This design comes from an exercise in tuning for small area and a short achievable clock period on the open sky130 flow, not from production work. In this exercise RTL edits were held to simulation tests only and were not proved equivalent to the original. Power figures rest on the tool's default switching activity, not on a simulated workload.

<file path="flow/config.mk">
export PLATFORM = sky130hd
export DESIGN_NAME = ex_stage
export DESIGN_NICKNAME = ex_stage
export VERILOG_FILES = /design/flow/design.v
export SDC_FILE = /design/flow/constraint.sdc
export NUM_CORES = 4
export LEC_CHECK = 0
export CAP_MARGIN = 20
export CORE_MARGIN = 2
export CORE_UTILIZATION = 30
export SETUP_SLACK_MARGIN = 0.3
export SLEW_MARGIN = 20
</file>
<file path="flow/constraint.sdc">
create_clock -name core_clock -period 7.5 [get_ports {clock}]
set_input_delay 1.5000 -clock core_clock [delete_from_list [all_inputs] [get_ports {clock}]]
set_output_delay 1.5000 -clock core_clock [all_outputs]
set_load 0.01 [all_outputs]
</file>
<file path="flow/design.v">
package structures;
    typedef enum bit [1:0] {
        NORMAL = 0,
        J,
        JR
    } control_type_t;
    typedef enum bit [1:0] {
        NO_FORWARD   = 0,
        FORWARD_ALU,
        FORWARD_MEM1,
        FORWARD_MEM
    } forward_type_t;
    typedef enum bit [2:0] {
        NO_LOAD = 0,
        LOAD_BYTE,
        LOAD_HALF,
        LOAD_WORD,
        LOAD_DWORD
    } mem_load_type_t;
    typedef enum bit [2:0] {
        NO_STORE = 0,
        STORE_BYTE,
        STORE_HALF,
        STORE_WORD,
        STORE_DWORD
    } mem_store_type_t;
    typedef enum bit [1:0] {
        NO_SLT = 0,
        SLT,
        SLTU
    } slt_type_t;
    typedef enum bit [1:0] {
        NO_CUT = 0,
        SIGNED_CUT,
        UNSIGNED_CUT
    } alu_cut_t;
    typedef enum bit [1:0] {
        ORIGIN,
        A,
        B
    } alu_shifter_as_inp_t;
    typedef enum bit [1:0] {
        A_DATA = 0,
        A_SHIFTER,
        A_PC
    } alu_a_src_t;
    typedef enum bit [2:0] {
        B_DATA = 0,
        B_SHIFTER,
        SIGN_IMM,
        ZERO_IMM,
        CACHE_IMM
    } alu_b_src_t;
    typedef enum bit [2:0] {
        ALU_OUT = 0,
        SHIFTER_OUT,
        PC_BRANCH,
        LUI_OUT,
        SLT_OUT,
        SLTU_OUT,
        SEB_OUT,
        SEH_OUT
    } EX_out_src_t;
    typedef enum bit [1:0] {
        BRANCH,
        COMPACT_BRANCH,
        PC_RELATIVE
    } BranchAddr_src_t;
    typedef enum bit [1:0] {
        NO_EXT   = 0,
        EXT_BYTE,
        EXT_HALF
    } ext_src_t;
    typedef enum bit [1:0] {
        SHIFTER = 0,
        ROTATOR,
        SIGN_SHIFTER32,
        SIGN_ROTATOR32
    } cut_barrel_out32_t;
    typedef enum bit [1:0] {
        ICACHE = 0,
        DCACHE,
        TCACHE,
        SCACHE
    } cache_types_t;
    typedef enum bit [2:0] {WB_INVALIDATE = 0} cache_ops_t;
    typedef struct packed {
        cache_ops_t   op;
        cache_types_t t;
    } cache_action_t;
    typedef struct packed {
        logic [63:0] predicted_npc;
        logic [63:0] fetch_pc4, fetch_pc;
        logic [31:0] inst;
    } IF_regs_t;
    typedef struct packed {
        logic [63:0] predicted_npc;
        logic [63:0] A_data, B_data, pc4, pc_branch, jumpAddr;
        logic [4:0] W_regnum, cp0_rd, shamt;
        logic [2:0] alu_op, sel;
        logic [1:0] barrel_plus32;
        control_type_t control_type;
        mem_load_type_t mem_load_type;
        mem_store_type_t mem_store_type;
        alu_cut_t cut_alu_out32;
        alu_a_src_t alu_a_src;
        alu_b_src_t alu_b_src;
        EX_out_src_t ex_out_src;
        cut_barrel_out32_t cut_barrel_out32;
        logic reserved_inst_E,
            write_enable,
            barrel_right,
            shift_arith,
            rotator_src,
            barrel_src,
            barrel_sa_src,
            BEQ,
            BNE,
            BC,
            BAL,
            cache,
            linkpc,
            B_is_reg,
            signed_mem_out,
            ignore_overflow,
            MFC0,
            MTC0,
            ERET,
            break_,
            syscall
        ;
        logic [31:0] inst;
        logic [63:0] pc;
    } ID_regs_t;
    typedef struct packed {
        logic [63:0] predicted_npc;
        logic [63:0] out, B_data, pc4, pc_branch;
        logic [4:0] W_regnum, cp0_rd;
        logic [2:0] sel;
        mem_load_type_t mem_load_type;
        mem_store_type_t mem_store_type;
        logic overflow,
            zero,
            MFC0,
            MTC0,
            break_,
            syscall,
            write_enable,
            BEQ,
            BNE,
            BC,
            BAL,
            cache,
            signed_mem_out,
            lui,
            linkpc
        ;
    } EX_regs_t;
    typedef struct packed {
        logic [63:0] EPC, W_data;
        logic [4:0] W_regnum;
        logic write_enable, takenHandler;   
    } MEM_regs_t;
    typedef struct packed {
        logic [64-6-1:0] mem_addr;
        logic [64*8-1:0] mem_data_out;
        logic mem_req_load, mem_req_store;
    } mem_bus_req_t;
    typedef struct packed {
        logic [64*8-1:0] mem_data;
        logic mem_ready;
    } mem_bus_resp_t;
endpackage
/*verilator lint_off DECLFILENAME*/
/*verilator lint_off MULTITOP*/
module mux2v #(
    parameter width = 32
) (
    output logic [width-1:0] out,
    input logic [width-1:0] a,
    input logic [width-1:0] b,
    input logic sel
);
    always_comb begin
        out = sel ? b : a;
    end
endmodule
module mux3v #(
    parameter width = 32
) (
    output logic [width-1:0] out,
    input logic [width-1:0] a,
    input logic [width-1:0] b,
    input logic [width-1:0] c,
    input logic [1:0] sel
);
    logic [width - 1:0] tmp;
    mux2v #(width) mux2v_0 (
        tmp,
        a,
        b,
        sel[0]
    );
    mux2v #(width) mux2v_1 (
        out,
        tmp,
        c,
        sel[1]
    );
endmodule
module mux4v #(
    parameter width = 32
) (
    output logic [width-1:0] out,
    input logic [width-1:0] a,
    input logic [width-1:0] b,
    input logic [width-1:0] c,
    input logic [width-1:0] d,
    input logic [1:0] sel
);
    logic [width - 1:0] tmp, tmp2;
    mux2v #(width) mux2v_0 (
        tmp,
        a,
        b,
        sel[0]
    );
    mux2v #(width) mux2v_1 (
        tmp2,
        c,
        d,
        sel[0]
    );
    mux2v #(width) mux2v_2 (
        out,
        tmp,
        tmp2,
        sel[1]
    );
endmodule
module mux8v #(
    parameter width = 32
) (
    output logic [width-1:0] out,
    input logic [width-1:0] a,
    input logic [width-1:0] b,
    input logic [width-1:0] c,
    input logic [width-1:0] d,
    input logic [width-1:0] e,
    input logic [width-1:0] f,
    input logic [width-1:0] g,
    input logic [width-1:0] h,
    input logic [2:0] sel
);
    logic [width - 1:0] tmp, tmp2, tmp3, tmp4;
    mux2v #(width) mux2v_0 (
        tmp,
        a,
        b,
        sel[0]
    );
    mux2v #(width) mux2v_1 (
        tmp2,
        c,
        d,
        sel[0]
    );
    mux2v #(width) mux2v_2 (
        tmp3,
        e,
        f,
        sel[0]
    );
    mux2v #(width) mux2v_3 (
        tmp4,
        g,
        h,
        sel[0]
    );
    mux4v #(width) mux4v_0 (
        out,
        tmp,
        tmp2,
        tmp3,
        tmp4,
        sel[2:1]
    );
endmodule
/*verilator lint_on MULTITOP*/
/*verilator lint_on DECLFILENAME*/
/*verilator lint_off DECLFILENAME*/
/*verilator lint_off MULTITOP*/
module barrel_shifter_left #(
    parameter WIDTH = 32
) (
    output logic [WIDTH-1:0] w5,
    input  logic [WIDTH-1:0] w0,
    input  logic [      4:0] shift_amount
);
    logic [WIDTH-1:0] w1, w2, w3, w4;
    mux2v #(WIDTH) mux_l1 (
        w1,
        w0,
        {w0[WIDTH-2:0], 1'b0},
        shift_amount[0]
    );
    mux2v #(WIDTH) mux_l2 (
        w2,
        w1,
        {w1[WIDTH-3:0], 2'b0},
        shift_amount[1]
    );
    mux2v #(WIDTH) mux_l4 (
        w3,
        w2,
        {w2[WIDTH-5:0], 4'b0},
        shift_amount[2]
    );
    mux2v #(WIDTH) mux_l8 (
        w4,
        w3,
        {w3[WIDTH-9:0], 8'b0},
        shift_amount[3]
    );
    mux2v #(WIDTH) mux_l16 (
        w5,
        w4,
        {w4[WIDTH-17:0], 16'b0},
        shift_amount[4]
    );
endmodule
module barrel_shifter_left_small #(
    parameter WIDTH = 32
) (
    output logic [WIDTH-1:0] w3,
    input  logic [WIDTH-1:0] w0,
    input  logic [      2:0] shift_amount
);
    logic [WIDTH-1:0] w1, w2;
    mux2v #(WIDTH) mux_l1 (
        w1,
        w0,
        {w0[WIDTH-2:0], 1'b0},
        shift_amount[0]
    );
    mux2v #(WIDTH) mux_l2 (
        w2,
        w1,
        {w1[WIDTH-3:0], 2'b0},
        shift_amount[1]
    );
    mux2v #(WIDTH) mux_l4 (
        w3,
        w2,
        {w2[WIDTH-5:0], 4'b0},
        shift_amount[2]
    );
endmodule
module barrel_shifter_right #(
    parameter WIDTH = 32
) (
    output logic [WIDTH-1:0] w5,
    input  logic [WIDTH-1:0] w0,
    input  logic [      4:0] shift_amount,
    input  logic             arithmetic
);
    logic [WIDTH-1:0] w1, w2, w3, w4, r1_final, r2_final, r4_final, r8_final, r16_final;
    mux2v #(WIDTH) mux_r1_sel (
        r1_final,
        {1'b0, w0[WIDTH-1:1]},
        {w0[WIDTH-1], w0[WIDTH-1:1]},
        arithmetic
    );
    mux2v #(WIDTH) mux_r1 (
        w1,
        w0,
        r1_final,
        shift_amount[0]
    );
    mux2v #(WIDTH) mux_r2_sel (
        r2_final,
        {2'b0, w1[WIDTH-1:2]},
        {{2{w1[WIDTH-1]}}, w1[WIDTH-1:2]},
        arithmetic
    );
    mux2v #(WIDTH) mux_r2 (
        w2,
        w1,
        r2_final,
        shift_amount[1]
    );
    mux2v #(WIDTH) mux_r4_sel (
        r4_final,
        {4'b0, w2[WIDTH-1:4]},
        {{4{w2[WIDTH-1]}}, w2[WIDTH-1:4]},
        arithmetic
    );
    mux2v #(WIDTH) mux_r4 (
        w3,
        w2,
        r4_final,
        shift_amount[2]
    );
    mux2v #(WIDTH) mux_r8_sel (
        r8_final,
        {8'b0, w3[WIDTH-1:8]},
        {{8{w3[WIDTH-1]}}, w3[WIDTH-1:8]},
        arithmetic
    );
    mux2v #(WIDTH) mux_r8 (
        w4,
        w3,
        r8_final,
        shift_amount[3]
    );
    mux2v #(WIDTH) mux_r16_sel (
        r16_final,
        {16'b0, w4[WIDTH-1:16]},
        {{16{w4[WIDTH-1]}}, w4[WIDTH-1:16]},
        arithmetic
    );
    mux2v #(WIDTH) mux_r16 (
        w5,
        w4,
        r16_final,
        shift_amount[4]
    );
endmodule
module barrel_shifter32 #(
    parameter WIDTH = 32
) (
    output logic [WIDTH-1:0] data_out,
    input  logic [WIDTH-1:0] data_in,
    input  logic [      4:0] shift_amount,
    input  logic             direction,      
    input  logic             arithmetic
);
    logic [WIDTH-1:0] left_result, right_result;
    barrel_shifter_left #(WIDTH) u_left (
        .w5(left_result),
        .w0(data_in),
        .shift_amount(shift_amount)
    );
    barrel_shifter_right #(WIDTH) u_right (
        .w5(right_result),
        .w0(data_in),
        .shift_amount(shift_amount),
        .arithmetic(arithmetic)
    );
    mux2v #(WIDTH) final_mux (
        .out(data_out),
        .a  (left_result),
        .b  (right_result),
        .sel(direction)
    );
endmodule
/*verilator lint_on MULTITOP*/
/*verilator lint_on DECLFILENAME*/
/*verilator lint_off DECLFILENAME*/
/*verilator lint_off MULTITOP*/
module barrel_rotator_right #(
    parameter WIDTH = 32
) (
    output logic [WIDTH-1:0] w5,
    input  logic [WIDTH-1:0] w0,
    input  logic [      4:0] rotate_amount
);
    logic [WIDTH-1:0] w1, w2, w3, w4;
    mux2v #(WIDTH) mux_r1 (
        w1,
        w0,
        {w0[0], w0[WIDTH-1:1]},
        rotate_amount[0]
    );
    mux2v #(WIDTH) mux_r2 (
        w2,
        w1,
        {w1[1:0], w1[WIDTH-1:2]},
        rotate_amount[1]
    );
    mux2v #(WIDTH) mux_r4 (
        w3,
        w2,
        {w2[3:0], w2[WIDTH-1:4]},
        rotate_amount[2]
    );
    mux2v #(WIDTH) mux_r8 (
        w4,
        w3,
        {w3[7:0], w3[WIDTH-1:8]},
        rotate_amount[3]
    );
    mux2v #(WIDTH) mux_r16 (
        w5,
        w4,
        {w4[15:0], w4[WIDTH-1:16]},
        rotate_amount[4]
    );
endmodule
module barrel_rotator32 #(
    parameter WIDTH = 32
) (
    output logic [WIDTH-1:0] data_out,
    input  logic [WIDTH-1:0] data_in,
    input  logic [      4:0] rotate_amount,
    input  logic             direction        
);
    logic [WIDTH-1:0] right_result;
    barrel_rotator_right #(WIDTH) right_rotator (
        right_result,
        data_in,
        rotate_amount
    );
    mux2v #(WIDTH) final_mux (
        data_out,
        '0,
        right_result,
        direction
    );
endmodule
/*verilator lint_on MULTITOP*/
/*verilator lint_on DECLFILENAME*/
module au #(
    parameter width = 32
) (
    input logic [width-1:0] a,
    input logic [width-1:0] b,
    input logic sub,
    output logic [width-1:0] out,
    output logic negative,
    output logic zero,
    output logic overflow,
    output logic borrow_out
);
    logic [  width:0] result;
    logic [width-1:0] b_eff;
    always_comb begin
        b_eff = b ^ {width{sub}};
        result = {1'b0, a} + {1'b0, b_eff} + {{width{1'b0}}, sub};
        out = result[width-1:0];
        negative = out[width-1];
        zero = ~|out;
        overflow = (a[width-1] == b_eff[width-1]) && (out[width-1] != a[width-1]);
        borrow_out = ~result[width];
    end
endmodule
module lu #(
    parameter width = 32
) (
    input logic [width-1:0] a,
    input logic [width-1:0] b,
    input logic [1:0] lu_op,
    output logic [width-1:0] out
);
    mux4v #(width) mux4v_0 (
        .out(out),
        .a  (a & b),
        .b  (a | b),
        .c  (~(a | b)),
        .d  (a ^ b),
        .sel(lu_op)
    );
endmodule
module alu #(
    parameter width = 32
) (
    output logic [width-1:0] out,
    output logic overflow,
    output logic zero,
    output logic negative,
    output logic borrow_out,
    input logic [width-1:0] a,
    input logic [width-1:0] b,
    input logic [2:0] alu_op
);
    logic [width-1:0] lu_out, au_out;
    lu #(width) lu_0 (
        a,
        b,
        alu_op[1:0],
        lu_out
    );
    au #(width) au_0 (
        a,
        b,
        alu_op[0],
        au_out,
        negative,
        zero,
        overflow,
        borrow_out
    );
    mux2v #(width) mux2v_0 (
        out,
        au_out,
        lu_out,
        alu_op[2]
    );
endmodule
module core_EX (
    input logic clock,
    input logic reset,
    input logic data_cache_miss_stall,
    /*verilator lint_off UNUSEDSIGNAL*/
    input structures::ID_regs_t ID_regs,
    /*verilator lint_on UNUSEDSIGNAL*/
    input logic flush,
    input logic [63:0] MEM_data,
    input logic [63:0] MEM1_data,
    input structures::forward_type_t forward_A,
    input structures::forward_type_t forward_B,
    input logic takenHandler,
    output structures::EX_regs_t EX_regs
);
    logic negative, overflow, zero, borrow_out;
    logic [ 4:0] barrel_sa;
    logic [31:0] rotator32_tmp_out;
    logic [63:0]
        B_in_barrel,
        A_in_barrel,
        barrel_in,
        ext_out,
        alu_tmp_out,
        alu_out,
        lui_val,
        slt_calc,
        borrow_val,
        shifter_tmp_out,
        shifter_small_tmp_out,
        rotator_tmp_out,
        rotator_len_out,
        barrel_out,
        barrel_plus32_out,
        forwarded_A,
        forwarded_B,
        SignExtImm,
        ZeroExtImm,
        CacheExtImm,
        SEH_out,
        SEB_out;
    mux4v #(64) forward_mux_A (
        forwarded_A,
        ID_regs.A_data,
        EX_regs.out,
        MEM1_data,
        MEM_data,
        forward_A
    );
    mux4v #(64) forward_mux_B (
        forwarded_B,
        ID_regs.B_data,
        EX_regs.out,
        MEM1_data,
        MEM_data,
        forward_B
    );
    mux8v #(64) B_in_barrel_mux (
        B_in_barrel,
        forwarded_B,
        '0,
        SignExtImm,
        ZeroExtImm,
        CacheExtImm,
        '0,
        '0,
        '0,
        ID_regs.alu_b_src
    );
    mux3v #(64) A_in_barrel_mux (
        A_in_barrel,
        forwarded_A,
        shifter_small_tmp_out,
        ID_regs.pc,
        ID_regs.alu_a_src
    );
    mux2v #(64) barrel_in_mux (
        barrel_in,
        forwarded_B,
        forwarded_A,
        ID_regs.barrel_src
    );
    mux2v #(5) barrel_sa_mux (
        barrel_sa,
        ID_regs.shamt,
        forwarded_A[4:0],
        ID_regs.barrel_sa_src
    );
    alu #(64) alu_ (
        .out(alu_tmp_out),
        .overflow(overflow),
        .zero(),
        .negative(negative),
        .borrow_out(borrow_out),
        .a(A_in_barrel),
        .b(B_in_barrel),
        .alu_op(ID_regs.alu_op)
    );
    mux3v #(64) cut_alu_out (
        alu_out,
        alu_tmp_out,
        {{32{alu_tmp_out[31]}}, alu_tmp_out[31:0]},
        {32'b0, alu_tmp_out[31:0]},
        ID_regs.cut_alu_out32
    );
    barrel_shifter32 #(64) shifter (
        shifter_tmp_out,
        barrel_in,
        barrel_sa,
        ID_regs.barrel_right,
        ID_regs.shift_arith
    );
    barrel_shifter_left_small #(64) shifter_small (
        shifter_small_tmp_out,
        barrel_in,
        barrel_sa[2:0]
    );
    barrel_rotator32 #(64) rotator (
        rotator_tmp_out,
        barrel_in,
        barrel_sa,
        ID_regs.barrel_right
    );
    barrel_rotator32 #(32) rotator32 (
        rotator32_tmp_out,
        barrel_in[31:0],
        barrel_sa,
        ID_regs.barrel_right
    );
    mux2v #(64) rotator_len_mux (
        rotator_len_out,
        rotator_tmp_out,
        {32'b0, rotator32_tmp_out},
        ID_regs.rotator_src
    );
    mux4v #(64) cut_barrel_out (
        barrel_out,
        shifter_tmp_out,
        rotator_tmp_out,
        {{32{shifter_tmp_out[31]}}, shifter_tmp_out[31:0]},
        {{32{rotator_len_out[31]}}, rotator_len_out[31:0]},
        ID_regs.cut_barrel_out32
    );
    mux4v #(64) barrel_plus32_mux (
        barrel_plus32_out,
        barrel_out,
        {barrel_out[31:0], {32{1'b0}}},
        {{32{1'b0}}, barrel_out[63:32]},
        {barrel_out[31:0], barrel_out[63:32]},
        ID_regs.barrel_plus32
    );
    mux8v #(64) out_sel (
        ext_out,
        alu_out,   
        barrel_plus32_out,   
        ID_regs.pc_branch,   
        lui_val,   
        slt_calc,   
        borrow_val,   
        SEB_out,   
        SEH_out,   
        ID_regs.ex_out_src
    );
    always_comb begin
        SignExtImm = {{48{ID_regs.inst[15]}}, ID_regs.inst[15:0]};
        ZeroExtImm = {{48{1'b0}}, ID_regs.inst[15:0]};
        CacheExtImm = {{55{ID_regs.inst[15]}}, ID_regs.inst[15:7]};
        SEH_out = {{48{ID_regs.B_data[15]}}, ID_regs.B_data[15:0]};
        SEB_out = {{56{ID_regs.B_data[7]}}, ID_regs.B_data[7:0]};
        zero = A_in_barrel == B_in_barrel;
        lui_val = {{32{ID_regs.inst[15]}}, ID_regs.inst[15:0], 16'b0};
        slt_calc = {
            63'b0,
            ((forwarded_A[63] ^ forwarded_B[63]) & forwarded_A[63]) | (~(forwarded_A[63] ^ forwarded_B[63]) & negative)
        };
        borrow_val = {63'b0, borrow_out};
    end
    always_ff @(posedge clock, posedge reset) begin
        if (reset) begin
            EX_regs <= '0;
        end else if (flush && (!ID_regs.linkpc || takenHandler)) begin
            EX_regs <= '0;
        end else if (!data_cache_miss_stall) begin
            EX_regs.out <= ext_out;
            EX_regs.B_data <= forwarded_B;
            EX_regs.W_regnum <= ID_regs.W_regnum;
            EX_regs.pc4 <= ID_regs.pc4;
            EX_regs.predicted_npc <= ID_regs.predicted_npc;
            EX_regs.overflow <= overflow && (!ID_regs.ignore_overflow);
            EX_regs.zero <= zero;
            EX_regs.sel <= ID_regs.inst[2:0];
            EX_regs.mem_load_type <= ID_regs.mem_load_type;
            EX_regs.mem_store_type <= ID_regs.mem_store_type;
            EX_regs.MFC0 <= ID_regs.MFC0;
            EX_regs.MTC0 <= ID_regs.MTC0;
            EX_regs.break_ <= ID_regs.break_;
            EX_regs.syscall <= ID_regs.syscall;
            EX_regs.BEQ <= ID_regs.BEQ;
            EX_regs.BNE <= ID_regs.BNE;
            EX_regs.BC <= ID_regs.BC;
            EX_regs.BAL <= ID_regs.BAL;
            EX_regs.cache <= ID_regs.cache;
            EX_regs.pc_branch <= ID_regs.pc_branch;
            EX_regs.write_enable <= ID_regs.write_enable;
            EX_regs.signed_mem_out <= ID_regs.signed_mem_out;
            EX_regs.linkpc <= ID_regs.linkpc;
            EX_regs.cp0_rd <= ID_regs.cp0_rd;
        end
    end
endmodule
module ex_stage (
    input  logic        clock,
    input  logic        reset,
    input  logic        data_cache_miss_stall,
    input  logic        flush,
    input  logic        takenHandler,
    input  logic [ 1:0] forward_A,
    input  logic [ 1:0] forward_B,
    input  logic [63:0] MEM_data,
    input  logic [63:0] MEM1_data,
    input  logic [63:0] id_predicted_npc,
    input  logic [63:0] id_A_data,
    input  logic [63:0] id_B_data,
    input  logic [63:0] id_pc4,
    input  logic [63:0] id_pc_branch,
    input  logic [63:0] id_pc,
    input  logic [31:0] id_inst,
    input  logic [ 4:0] id_W_regnum,
    input  logic [ 4:0] id_cp0_rd,
    input  logic [ 4:0] id_shamt,
    input  logic [ 2:0] id_alu_op,
    input  logic [ 1:0] id_barrel_plus32,
    input  logic [ 2:0] id_mem_load_type,
    input  logic [ 2:0] id_mem_store_type,
    input  logic [ 1:0] id_cut_alu_out32,
    input  logic [ 1:0] id_alu_a_src,
    input  logic [ 2:0] id_alu_b_src,
    input  logic [ 2:0] id_ex_out_src,
    input  logic [ 1:0] id_cut_barrel_out32,
    input  logic        id_write_enable,
    input  logic        id_barrel_right,
    input  logic        id_shift_arith,
    input  logic        id_rotator_src,
    input  logic        id_barrel_src,
    input  logic        id_barrel_sa_src,
    input  logic        id_BEQ,
    input  logic        id_BNE,
    input  logic        id_BC,
    input  logic        id_BAL,
    input  logic        id_cache,
    input  logic        id_linkpc,
    input  logic        id_signed_mem_out,
    input  logic        id_ignore_overflow,
    input  logic        id_MFC0,
    input  logic        id_MTC0,
    input  logic        id_break_,
    input  logic        id_syscall,
    output logic [63:0] ex_predicted_npc,
    output logic [63:0] ex_out,
    output logic [63:0] ex_B_data,
    output logic [63:0] ex_pc4,
    output logic [63:0] ex_pc_branch,
    output logic [ 4:0] ex_W_regnum,
    output logic [ 4:0] ex_cp0_rd,
    output logic [ 2:0] ex_sel,
    output logic [ 2:0] ex_mem_load_type,
    output logic [ 2:0] ex_mem_store_type,
    output logic        ex_overflow,
    output logic        ex_zero,
    output logic        ex_MFC0,
    output logic        ex_MTC0,
    output logic        ex_break_,
    output logic        ex_syscall,
    output logic        ex_write_enable,
    output logic        ex_BEQ,
    output logic        ex_BNE,
    output logic        ex_BC,
    output logic        ex_BAL,
    output logic        ex_cache,
    output logic        ex_signed_mem_out,
    output logic        ex_lui,
    output logic        ex_linkpc
);
    structures::ID_regs_t ID_regs;
    structures::EX_regs_t EX_regs;
    always_comb begin
        ID_regs = '0;
        ID_regs.predicted_npc = id_predicted_npc;
        ID_regs.A_data = id_A_data;
        ID_regs.B_data = id_B_data;
        ID_regs.pc4 = id_pc4;
        ID_regs.pc_branch = id_pc_branch;
        ID_regs.pc = id_pc;
        ID_regs.inst = id_inst;
        ID_regs.W_regnum = id_W_regnum;
        ID_regs.cp0_rd = id_cp0_rd;
        ID_regs.shamt = id_shamt;
        ID_regs.alu_op = id_alu_op;
        ID_regs.barrel_plus32 = id_barrel_plus32;
        ID_regs.mem_load_type = structures::mem_load_type_t'(id_mem_load_type);
        ID_regs.mem_store_type = structures::mem_store_type_t'(id_mem_store_type);
        ID_regs.cut_alu_out32 = structures::alu_cut_t'(id_cut_alu_out32);
        ID_regs.alu_a_src = structures::alu_a_src_t'(id_alu_a_src);
        ID_regs.alu_b_src = structures::alu_b_src_t'(id_alu_b_src);
        ID_regs.ex_out_src = structures::EX_out_src_t'(id_ex_out_src);
        ID_regs.cut_barrel_out32 = structures::cut_barrel_out32_t'(id_cut_barrel_out32);
        ID_regs.write_enable = id_write_enable;
        ID_regs.barrel_right = id_barrel_right;
        ID_regs.shift_arith = id_shift_arith;
        ID_regs.rotator_src = id_rotator_src;
        ID_regs.barrel_src = id_barrel_src;
        ID_regs.barrel_sa_src = id_barrel_sa_src;
        ID_regs.BEQ = id_BEQ;
        ID_regs.BNE = id_BNE;
        ID_regs.BC = id_BC;
        ID_regs.BAL = id_BAL;
        ID_regs.cache = id_cache;
        ID_regs.linkpc = id_linkpc;
        ID_regs.signed_mem_out = id_signed_mem_out;
        ID_regs.ignore_overflow = id_ignore_overflow;
        ID_regs.MFC0 = id_MFC0;
        ID_regs.MTC0 = id_MTC0;
        ID_regs.break_ = id_break_;
        ID_regs.syscall = id_syscall;
    end
    core_EX ex (
        .clock(clock),
        .reset(reset),
        .data_cache_miss_stall(data_cache_miss_stall),
        .ID_regs(ID_regs),
        .flush(flush),
        .EX_regs(EX_regs),
        .MEM_data(MEM_data),
        .MEM1_data(MEM1_data),
        .forward_A(structures::forward_type_t'(forward_A)),
        .forward_B(structures::forward_type_t'(forward_B)),
        .takenHandler(takenHandler)
    );
    assign ex_predicted_npc = EX_regs.predicted_npc;
    assign ex_out = EX_regs.out;
    assign ex_B_data = EX_regs.B_data;
    assign ex_pc4 = EX_regs.pc4;
    assign ex_pc_branch = EX_regs.pc_branch;
    assign ex_W_regnum = EX_regs.W_regnum;
    assign ex_cp0_rd = EX_regs.cp0_rd;
    assign ex_sel = EX_regs.sel;
    assign ex_mem_load_type = EX_regs.mem_load_type;
    assign ex_mem_store_type = EX_regs.mem_store_type;
    assign ex_overflow = EX_regs.overflow;
    assign ex_zero = EX_regs.zero;
    assign ex_MFC0 = EX_regs.MFC0;
    assign ex_MTC0 = EX_regs.MTC0;
    assign ex_break_ = EX_regs.break_;
    assign ex_syscall = EX_regs.syscall;
    assign ex_write_enable = EX_regs.write_enable;
    assign ex_BEQ = EX_regs.BEQ;
    assign ex_BNE = EX_regs.BNE;
    assign ex_BC = EX_regs.BC;
    assign ex_BAL = EX_regs.BAL;
    assign ex_cache = EX_regs.cache;
    assign ex_signed_mem_out = EX_regs.signed_mem_out;
    assign ex_lui = EX_regs.lui;
    assign ex_linkpc = EX_regs.linkpc;
endmodule
</file>
<file path="flow/run.sh">
#!/bin/bash
# synth_recipe.tcl (not shown) runs the flow's synth.tcl, then flattens the netlist and writes it again
# the make line also repeats each setting of config.mk as NAME=value (left out here)
make -C /OpenROAD-flow-scripts/flow DESIGN_CONFIG=/design/flow/config.mk WORK_HOME=/design/flow/orfs CLKGATE_MAP_FILE= SYNTH_SCRIPT=/design/flow/synth_recipe.tcl finish
</file>
==> reports/results.txt <==
Status: no timing/DRC/antenna violations
Number of global-route vias before repair: 50,200
Largest family of logic cells by synthesized area: compound AO/OA/AOI/OAI gates
#FFs+latches synth: 353
Clock transition at the registers of the reported paths: 0.06 ns
I/O Buffers: 945
Synth Area in Adders: 5.94%
Share of layout cells above drive strength 1: 29.3%
Leading cell type in the layout, fill and taps excluded: buf_4
Max VDD drop: 0.000175 V
Slowest cell on the critical path: mux4_2
Comb pwr share: 65.5%
WL final: 372 mm
CP startpoint: id_A_data[1]
CP Data Required Time: 8.04 ns
Final setup skew: 0.0510 ns
Sequential fraction of the synthesis area: 21.8%
Root Driver: clkbuf_16
Max-cap violations: 0
Reg power frac: 17.9%
TNS Setup: 0 ns
Top flop regs: ex.EX_regs (353)
DP Wirelength: 314 mm
HP Start: ex.EX_regs[73]
Final setup fails: 0
Critical Path AT: 7.73 ns
Post-synthesis mux area share: 21.7%
CTS Buf Count: 43
# Post-CTS Setup Buffers: 30
Most numerous cell in the Yosys netlist: mux2i_1
Leak: 28.6 nW
CTS resizes: 71
M1 WL: 133 mm
GR peak layer: met2
FF-to-FF Start: ex.EX_regs[226]
Synth Cell Area: 40,500 µm²
Met2 GRT Util: 70.7%
Final slew viol count: 0
Row cnt: 134
CORE AREA: 134,000 µm²
Crit Path Max Fanout: 8
Net Sw Frac: 47.1%
CP most frequent cell: buf_4
Syn Nets: 5,645
-- area by class of cell --
cell class / instances / share of cell area (%)
Timing Repair Buffer: 2309 / 31.7
Clock inverter: 20 / 0.298
Antenna cell: 70 / 0.273
Sequential cell: 353 / 13.8
Clock buffer: 58 / 1.84
Inverter: 222 / 1.31
Tap cell: 1768 / 3.45
Multi-Input combinational cell: 3836 / 47.4
-- power by group through the flow --
stage | Combinational (mW) | Clock, mW | Sequential, mW
final | 8.32 | 2.11 | 2.27
after global routing | 8.46 | 2.18 | 2.27
after CTS | 7.66 | 2.11 | 2.25
after detailed placement | 7.54 | 0 | 2.29
after global placement | 7.54 | 0 | 2.28
after floorplan | 3.05 | 0 | 2.27
-- stage by stage --
stage	instance area, µm²	setup WS [ns]	utilization, %
global route	64000	0.206	47.9
finish	64100	0.304	47.9
detailed placement	60500	-0.870	45.2
floorplan	40600	0.347	-
CTS	62400	0.296	46.6
global placement	60500	-0.795	45.2
-- worst max-delay path: cells and delay by family --
kind            cells  cell delay (ns)
compound gates      6             0.86
fa+ha+maj           1             0.25
buf+inv            11             1.99
simple gates        5             1.18
mux                 7             1.94
### Supply network

The bar under the picture is 100 µm long. Pins as bars on the die edge. Tap cells in gray.
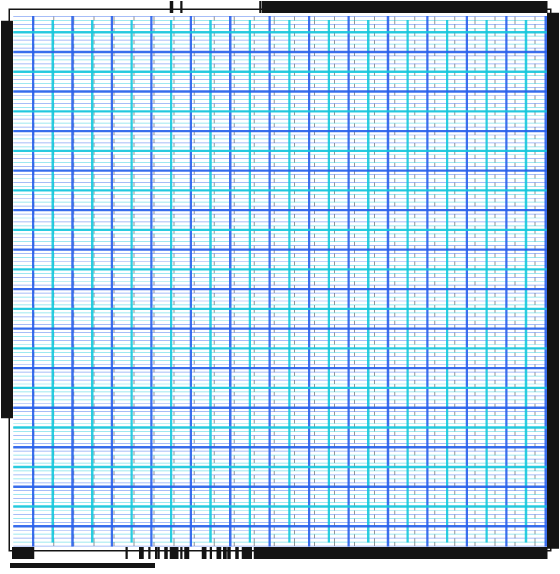
net	color
VDD	cyan
VSS	blue
rows	134
met4 straps	27
signal pins	963
met5 straps	26
met1 rails	135

### Placement by cell class

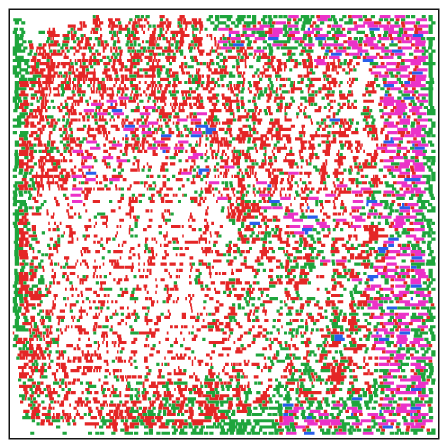
class	color	cells
clock drivers and dummy loads	blue	78
other buffers and delay cells	green	2,309
flip-flops	magenta	353
all other logic	red	4,058

[re-timing with driven ports]
In the flow no input, the clock included, has a driving cell. The finished layout below was timed again as built, in two steps.
Step 1: set_driving_cell puts a clkbuf_16 on clock and a buf_2 on each other input, an assumption about the parent block.
Step 2, shift: input delay + t, output delay - t, t = (earliest + latest rising clock arrival at the registers) / 2. This alone moves slack from input paths to output paths.
Slacks: ideal / step 1 / step 2; pairs: ideal / step 1.
t, ns: 0.700
setup WS [ns]: 0.304 / 0.333 / -0.367
slew at the worst register clock pin (ns): 0.07 / 0.07
cell pins on the clock port's net: 1
Met with ideal ports but missed after step 2: setup timing in this run. For this run, drivers alone change the setup slack by +0.029 ns; drivers and shift together by -0.671 ns.
